Context: an optimization exercise on an open-source flow, tuned for small area. The choices shown serve that exercise and are no tape-out recipe. Only simulation tests tie the RTL to the original design; equivalence was not proved.

--- flow/config.mk ---
export PLATFORM = sky130hd
export DESIGN_NAME = gppm_top
export DESIGN_NICKNAME = gppm_top
export VERILOG_FILES = /design/flow/design.v
export SDC_FILE = /design/flow/constraint.sdc
export NUM_CORES = 4
export LEC_CHECK = 0
export CAP_MARGIN = 20
export CORE_MARGIN = 2
export CORE_UTILIZATION = 40
export SLEW_MARGIN = 20
--- flow/constraint.sdc ---
create_clock -name core_clock -period 10.0 [get_ports {clk}]
set_input_delay 2.0000 -clock core_clock [delete_from_list [all_inputs] [get_ports {clk}]]
set_output_delay 2.0000 -clock core_clock [all_outputs]
set_load 0.01 [all_outputs]
--- flow/design.v ---
`timescale 1ns / 1ps
module reg_file(
    input clk,
    input write_enabled,
    input [2:0] ra1,
    input [2:0] ra2,
    input [2:0] wa,
	 input [31:0] wd,
    output[31:0] rd1,
    output [31:0] rd2
    );
	reg [31:0] registers [0:7];
	assign rd1 = registers[ra1];
	assign rd2 = registers[ra2];
	always @ (posedge clk)
	begin
		if(write_enabled)
			registers[wa] <= wd; 
	end
endmodule
`timescale 1ns / 1ps
module FSM (
  input wire clk,
  input wire reset,
  output reg [2:0] ra1,
  output reg [2:0] ra2,
  output wire rf_we,
  output reg [2:0] wa,
  output reg [31:0] imm,
  output reg [1:0] wd_sel,
  output reg [2:0] alu_op,
  output wire ld_we,
  output wire c_enable,
  output wire c_limit_we,
  output wire c_reset,
  input wire isZero,
  input wire limit_reached
);
  parameter 
  init_leds         = 8'b00010000,  
  check_leds        = 8'b00000000,  
  init_counter      = 8'b00110000,  
  init_led_limit    = 8'b01010000,  
  init_shift_offset = 8'b01110000,  
  set_counter       = 8'b00000110,  
  set_leds          = 8'b00001000,  
  shift_led         = 8'b10010000,  
  stop              = 8'b00100000,  
  waitCounter       = 8'b00000001;  
  reg [7:0] state;
  reg [7:0] nextstate;
  always @* begin
    nextstate = state;  
    case (state)
      init_leds        : begin
        begin
          nextstate = init_led_limit;
        end
      end
      check_leds       : begin
        if (!isZero) begin
          nextstate = shift_led;
        end
        else if (isZero) begin
          nextstate = stop;
        end
      end
      init_counter     : begin
        begin
          nextstate = init_shift_offset;
        end
      end
      init_led_limit   : begin
        begin
          nextstate = init_counter;
        end
      end
      init_shift_offset: begin
        begin
          nextstate = set_leds;
        end
      end
      set_counter      : begin
        begin
          nextstate = waitCounter;
        end
      end
      set_leds         : begin
        begin
          nextstate = set_counter;
        end
      end
      shift_led        : begin
        begin
          nextstate = set_leds;
        end
      end
      stop             : begin
        begin
          nextstate = stop;
        end
      end
      waitCounter      : begin
        if (!limit_reached) begin
          nextstate = waitCounter;
        end
        else if (limit_reached) begin
          nextstate = check_leds;
        end
      end
    endcase
  end
  assign c_enable = state[0];
  assign c_limit_we = state[1];
  assign c_reset = state[2];
  assign ld_we = state[3];
  assign rf_we = state[4];
  always @(posedge clk or posedge reset) begin
    if (reset)
      state <= init_leds;
    else
      state <= nextstate;
  end
  always @(posedge clk or posedge reset) begin
    if (reset) begin
      alu_op[2:0] <= 3'b000;
      imm[31:0] <= 32'h1;
      ra1[2:0] <= 3'b000;
      ra2[2:0] <= 3'b000;
      wa[2:0] <= 3'b000;
      wd_sel[1:0] <= 2'b00;
    end
    else begin
      alu_op[2:0] <= 3'b000;  
      imm[31:0] <= 32'h0;  
      ra1[2:0] <= 3'b000;  
      ra2[2:0] <= 3'b000;  
      wa[2:0] <= 3'b000;  
      wd_sel[1:0] <= 2'b00;  
      case (nextstate)
        init_leds        : begin
          imm[31:0] <= 32'h1;
        end
        check_leds       : begin
          alu_op[2:0] <= 3'b011;
          ra2[2:0] <= 3'b001;
        end
        init_counter     : begin
          imm[31:0] <= 32'h61A8;  
          wa[2:0] <= 3'b010;
        end
        init_led_limit   : begin
          imm[31:0] <= 32'h80;
          wa[2:0] <= 3'b001;
        end
        init_shift_offset: begin
          imm[31:0] <= 32'h1;
          wa[2:0] <= 3'b011;
        end
        set_counter      : begin
          ra1[2:0] <= 3'b010;
        end
        shift_led        : begin
          alu_op[2:0] <= 3'b100;
          ra2[2:0] <= 3'b011;
          wd_sel[1:0] <= 2'b10;
        end
      endcase
    end
  end
endmodule
`timescale 1ns / 1ps
module counter(
	 input clk,
	 input reset,
    input [31:0] limit,
    input limit_we,
    input enable,
    output reg limit_reached
    );
	reg [31:0] count_limit;
	reg [31:0] count;
	reg counting;
	always @ (posedge clk)
	begin
		counting <= enable && !limit_reached;
		if(reset)
		begin
			count <= 32'b0;
			counting <= 0;
			limit_reached <= 0;
		end
		if(limit_we)
		begin
			count_limit <= limit;
		end
		if(counting)
		begin
			if(count < count_limit)
			begin
				count <= count + 1;
			end
			else
			begin
				counting <= 0;
				limit_reached <= 1;
			end
		end
	end
endmodule
`timescale 1ns / 1ps
module ALU(
    input [31:0] op1,
    input [31:0] op2,
	 input [2:0] operator,
    output reg [31:0] result,
    output reg isZero
    );
	parameter
		ADD = 3'b000,
		SUB = 3'b001,
		GREATER_THAN = 3'b010,
		LESS_THAN = 3'b011,
		LEFT_SHIFT = 3'b100,
		RIGHT_SHIFT = 3'b101;
	always @ (op1 or op2 or operator)
	begin
		case(operator)
			ADD: result = op1 + op2;
			SUB: result = op1 - op2;
			GREATER_THAN: result = op1 > op2;
			LESS_THAN: result = op1 < op2;
			LEFT_SHIFT: result = op1 << op2;
			RIGHT_SHIFT: result = op1 >> op2;
			default: result = 32'hX;
		endcase
	end
	always @ (result)
	begin
		isZero = (result == 0);
	end
endmodule
`timescale 1ns / 1ps
module gppm_top (
	input clk,
	input reset,
	input [7:0] sw,
	output reg [7:0] leds
);
reg rf_we;
reg [2:0] ra1;
reg [2:0] ra2;
reg [2:0] wa;
reg [31:0] wd;
reg [31:0] rd1;
reg [31:0] rd2;
wire rf_we_wire;
wire [2:0] ra1_wire;
wire [2:0] ra2_wire;
wire [2:0] wa_wire;
wire [31:0] rd1_wire;
wire [31:0] rd2_wire;
reg_file rf(clk, rf_we, ra1, ra2, wa, wd, rd1_wire, rd2_wire);
reg [2:0] alu_operator;
reg [31:0] alu_result;
reg alu_isZero;
wire [2:0] alu_operator_wire;
wire [31:0] alu_result_wire;
wire alu_isZero_wire;
ALU alu(rd1, rd2, alu_operator, alu_result_wire, alu_isZero_wire);
reg c_reset;
reg [31:0] c_limit;
reg c_limit_we;
reg c_enable;
reg c_limit_reached;
wire c_reset_wire;
wire c_limit_reached_wire;
wire c_limit_we_wire;
wire c_enable_wire;
counter counter(clk, c_reset, c_limit, c_limit_we, c_enable, c_limit_reached_wire);
reg [31:0] imm;
reg [1:0] wd_sel;
reg ld_we;
wire [31:0] imm_wire;
wire [1:0] wd_sel_wire;
wire ld_we_wire;
FSM fsm(clk, reset, ra1_wire, ra2_wire, rf_we_wire, wa_wire, imm_wire, wd_sel_wire, alu_operator_wire, ld_we_wire, c_enable_wire, c_limit_we_wire, c_reset_wire, alu_isZero, c_limit_reached);
always @ (*)
begin
	c_limit = rd1;
end
always @ (*)
begin
	alu_isZero = alu_isZero_wire;
end
always @ (*)
begin
	alu_result = alu_result_wire;
end
always @ (*)
begin
	c_limit_reached = c_limit_reached_wire;
end
always @ (*)
begin
	ra1 = ra1_wire;
	ra2 = ra2_wire;
	rd1 = rd1_wire;
	rd2 = rd2_wire;
	rf_we = rf_we_wire;
	wa = wa_wire;
	alu_operator = alu_operator_wire;
	ld_we = ld_we_wire;
	c_enable = c_enable_wire;
	c_limit_we = c_limit_we_wire;
	c_reset = c_reset_wire;
end
reg [7:0] leds_q;
always @ (posedge clk)
begin
	leds_q <= leds;
end
always @ (*)
begin
	if(ld_we)
		leds = rd1[7:0];
	else
		leds = leds_q;
end
always @ (*)
begin
	imm = imm_wire;
	wd_sel = wd_sel_wire;
	case(wd_sel)
		2'b00: wd = imm;
		2'b01: wd = sw;
		2'b10: wd = alu_result;
		2'b11: wd = rd1;
		default: wd = 32'hX;
	endcase
end
endmodule
--- flow/run.sh ---
#!/bin/bash
# synth_recipe.tcl (not shown) runs the flow's synth.tcl, then flattens the netlist and writes it again
# the make line also repeats each setting of config.mk as NAME=value (left out here)
make -C /OpenROAD-flow-scripts/flow DESIGN_CONFIG=/design/flow/config.mk WORK_HOME=/design/flow/orfs CLKGATE_MAP_FILE= SYNTH_SCRIPT=/design/flow/synth_recipe.tcl finish
### Power grid

Pins as bars on the die edge.
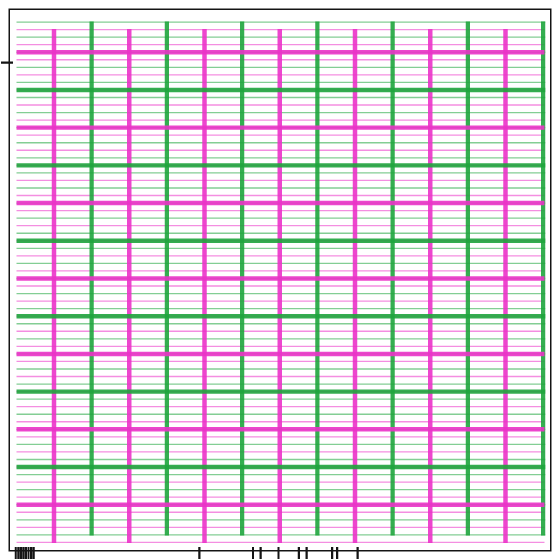
VSS -> magenta
VDD -> green
rows = 69
met4 straps = 14
met1 rails = 70
met5 straps = 13
overall die height: 195 µm
Die W: 195 µm

### Cells colored by class

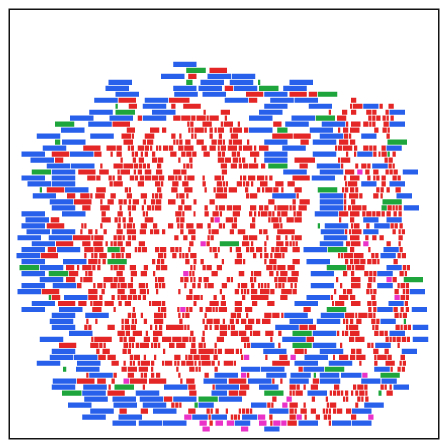
flops -> blue  # cells 219, share of their area 40%
other buffers and delay cells -> magenta  # cells 27, share of their area 1.5%
all other logic -> red  # cells 1,160, share of their area 53%
clock drivers and dummy loads -> green  # cells 43, share of their area 5.1%

### Clock wires, drivers and flops

Bar = 50 µm.
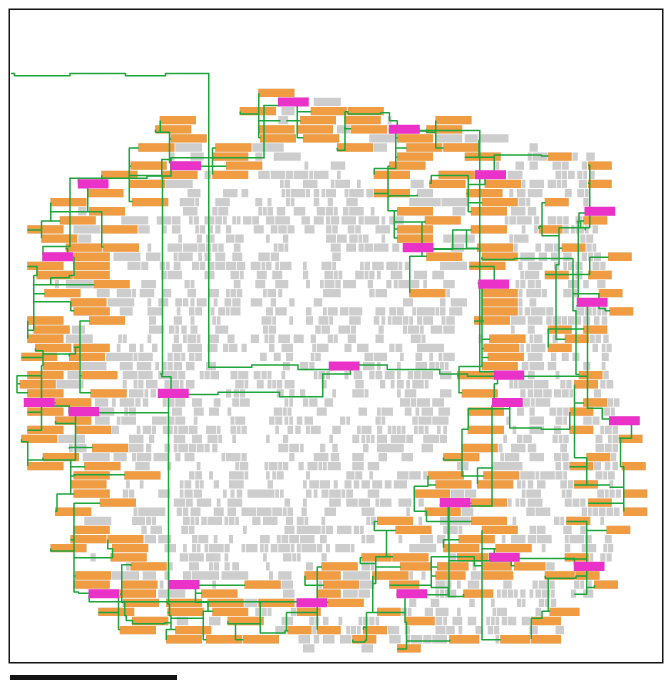
flip-flops -> orange  # count 219
clock wires -> green  # length 2,890 µm
cells driving clock nets -> magenta  # count 24
flops lie = widely spread

==> summary.txt <==
Logic synthesis
  • Synth area leader: edfxtp_1
  • Synth unique cells: 85
  • Register area share after synthesis: 41.7%
  • Top cells by area, synth: edfxtp_1, ha_1, dfxtp_1, mux4_2, mux2i_1
  • Ys Warns: 5
  • Syn Std Cell Area: 14,600 µm²
  • Adder-cell share of the synthesized area: 8.48%
  • Synth async-reset ratio: 7.76%
  • Area share of and/or/nand/nor cells after synthesis: 14.3%
  • Post-synth EDFFs: 160
  • Mux cell area share after synthesis: 12.3%
  • Top post-synthesis cells by count: edfxtp_1, nor2_1, inv_1, o21ai_0, ha_1
  • Prevailing post-synth register cell: edfxtp_1
  • Most frequent cell after synthesis: edfxtp_1
  • Compound-gate portion of the synthesized area: 15.9%
  • Mean Syn Cell Area: 10.0 µm²
  • Largest family of logic cells by synthesized area: compound AO/OA/AOI/OAI gates
  • Syn Inst Count: 1,450

Routing
  • Drt drc: 0
  • Met2 wire len: 17,100 µm
  • TritonRoute pass-1 iters: 6
  • Top Layer Used: met4
  • Via-per-instance ratio: 5.85
  • Initial DRC Count: 1,000
  • Wl on met1: 18,200 µm

Floorplanning
  • Starting density of the core: 40.7%
  • DIE AREA: 37,900 µm²
  • I/O pins: 18
  • Tapcells: 461

Global routing
  • GR peak layer: met2
  • GR Util met3: 3.30%
  • First-pass GRT wire length: 61,300 µm
  • GR Layer Usage met2: 31.7%
  • Pin count of the biggest net entering global routing: 52
  • Vias in the first global route: 10,702
  • Initial antenna violation count: 0
  • GR met1 Demand/Resource: 29.3%

Clocking
  • Clock Latency Late Sink: 540 ps
  • CTS tree: built
  • # clock sinks: 219
  • CTS Root Cell: clkbuf_16
  • Clock-pin transition on the worst setup and hold timing paths: 60 ps
  • H-tree Lvls: 1
  • Hold Buf Count CTS: 0

Layout
  • Count of multi-input gates: 1,045
  • FF/Latch Area: 6080 µm²
  • Leading cell types in the layout, fill and taps excluded: edfxtp_1, nor2_1, inv_1, o21ai_0, ha_1
  • Inverter count: 115
  • Fraction of area in multi-input gates: 48.7%
  • # diodes: 0
  • Clock network share of area: 4.91%
  • Non-Filler Instances: 1,910
  • Area of the multi-input gates: 7690 µm²
  • # nets final: 1,540
  • Layout cell share with drive strength beyond 1: 10.1%
  • Most common cell after layout, fill and taps aside: edfxtp_1
  • Seq_cells: 219

Timing
  • Post-layout min period: 6790 ps
  • Clk_skew: 9.45 ps
  • Max Freq: 147 MHz
  • Worst Tran Pin Value: 936 ps
  • Slew Limit Fails: 0
  • Setup TNS: 0 ps
  • Endpoints failing setup: 0
  • Slew Limit Headroom: 37.5%
  • RSZ-0062 raised after global routing: false

Setup path
  • Crit. Startpoint: fsm.ra2[0]
  • Startpoint types: flop
  • Crit Path Category: reg2reg
  • CP max FO: 38
  • CP cell instances: buf_4 -> mux2i_1 -> mux2_2 -> clkinv_1 -> ha_1 -> o311a_1 -> nor4_1 -> o311a_1 -> o31ai_2 -> nor3_1 -> xnor2_1 -> a21o_1 -> a2111oi_0 -> and4_1 -> nand4b_2 -> a221o_1
  • Reg2reg start: fsm.ra2[0]
  • Crit path arrival time: 7260 ps
  • Critical-path top delay cell: clkinv_1
  • CP most frequent cell: o311a_1
  • Largest stage delay on the critical path: 800 ps
  • Worst setup EP type: flop

Placed design
  • Post-Place Cells: 1,867
  • Pre-CTS setup slack: 3370 ps
  • Detail Placement HPWL: 28,400 µm
  • Area post-placement: 15,000 µm²
  • Port Buffers: 9
  • Final GP Congestion: 0.949

Run
  • Max Cap Violations: 0

Hold path
  • Worst hold path type: reg2reg
  • Hold Startpoint: counter.limit_reached

Run status
  • Status: finished clean
### Signal wires by layer

Two of the layers only.
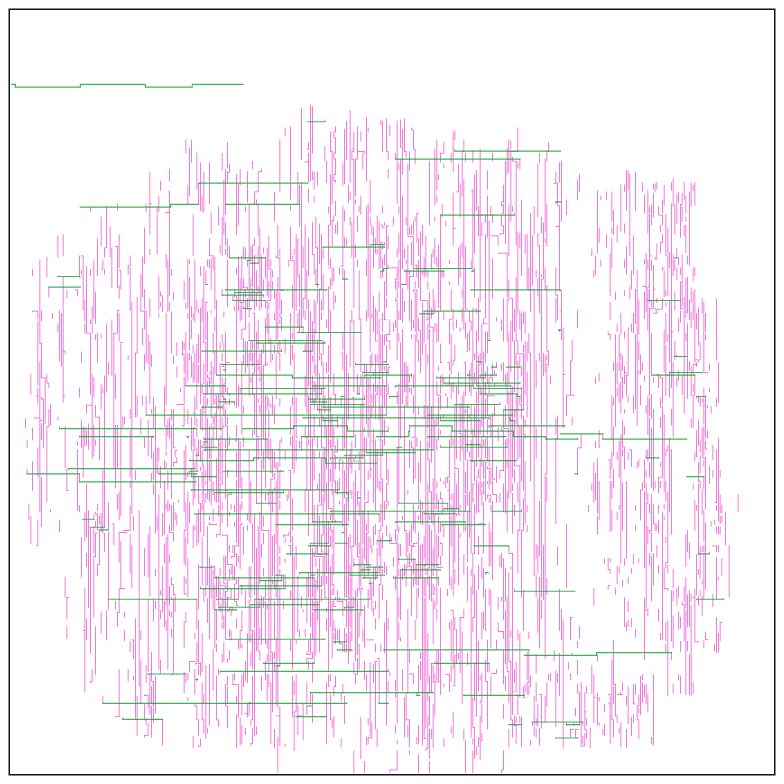
met2 -> magenta  # wire length 17,100 µm
met3 -> green  # wire length 2,470 µm
final wirelength: 39,000 µm
DR vias: 11,170
DR WL/cell: 20.4 µm
Global Route Usage Sum: 20.4%

### Final layout

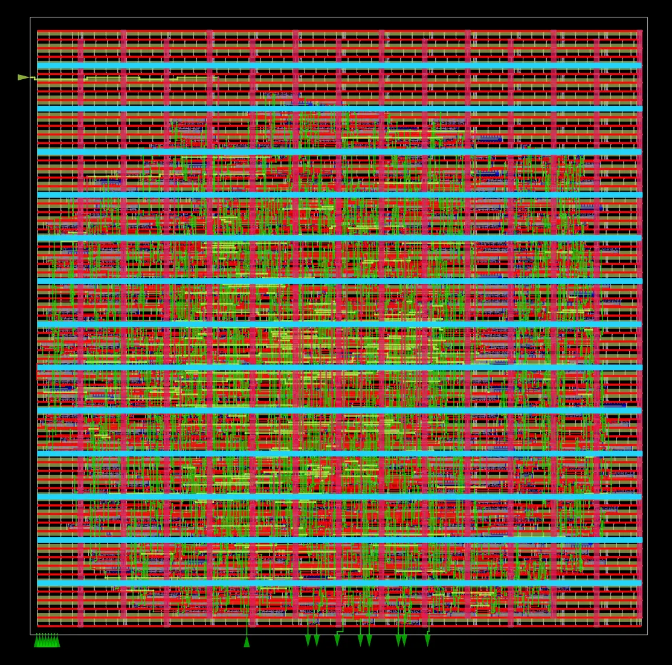
post-route cell area: 15,800 µm²
Core Rows: 69
Post-Route Utilization: 44.1%

-- path summary, 6_finish.rpt --
kind | endpoint | slack (ps) | depth (start not counted)
hold / removal | counter.counting | 430 | 1
min in group asynchronous | fsm.wa[0] | 1910 | 2
setup / recovery | fsm.state[4] | 3210 | 16
max in group asynchronous | fsm.ra1[1] | 7610 | 2
setup reg to reg | fsm.state[4] | 3210 | 16
hold reg to reg | counter.counting | 430 | 1
-- sequential cells by signal (all words and copies together), names as in the netlist --
name                   count
fsm.wa                     2
fsm.ra1                    1
counter.count_limit       32
counter.limit_reached      1
fsm.state                  8
rf.registers             128
fsm.imm                    3
leds_q                     8
fsm.alu_op                 1
counter.counting           1
fsm.ra2                    2
counter.count             32
-- worst max-delay path, delay by kind of cell, from the launching register on --
kind / cells / cell delay (ps)
XOR/XNOR: 1 / 120
AO/OA/AOI/OAI: 6 / 2160
buffers and inverters: 2 / 1240
multiplexers: 2 / 980
flip-flops: 1 / 710
adder cells (fa/ha/maj): 1 / 510
AND/OR/NAND/NOR: 4 / 950

re-timing with driven ports:
The flow's constraints put no driver on any port. The routed layout listed below was extracted and timed again, unchanged, in two steps. Step 1 assumes that a clkbuf_16 drives the clock port and a buf_2 every other input. Step 2 also shifts input and output timing later by t, the mid clock arrival at the registers, as if the neighbouring blocks saw the same clock. Slacks: ideal ports / drivers / drivers and shift; pairs: ideal ports / drivers.
t (ns): 0.587
setup slack, ns: 3.208 / 3.208 / 3.208
worst setup path after step 2: register to register
latest minus earliest clock arrival (ns): 0.011 / 0.011
worst register clock-pin slew, ns: 0.06 / 0.06
After both steps setup and hold are still met in this run. The setup slack of this run moves by 0.000 ns with the drivers and by 0.000 ns with both steps.
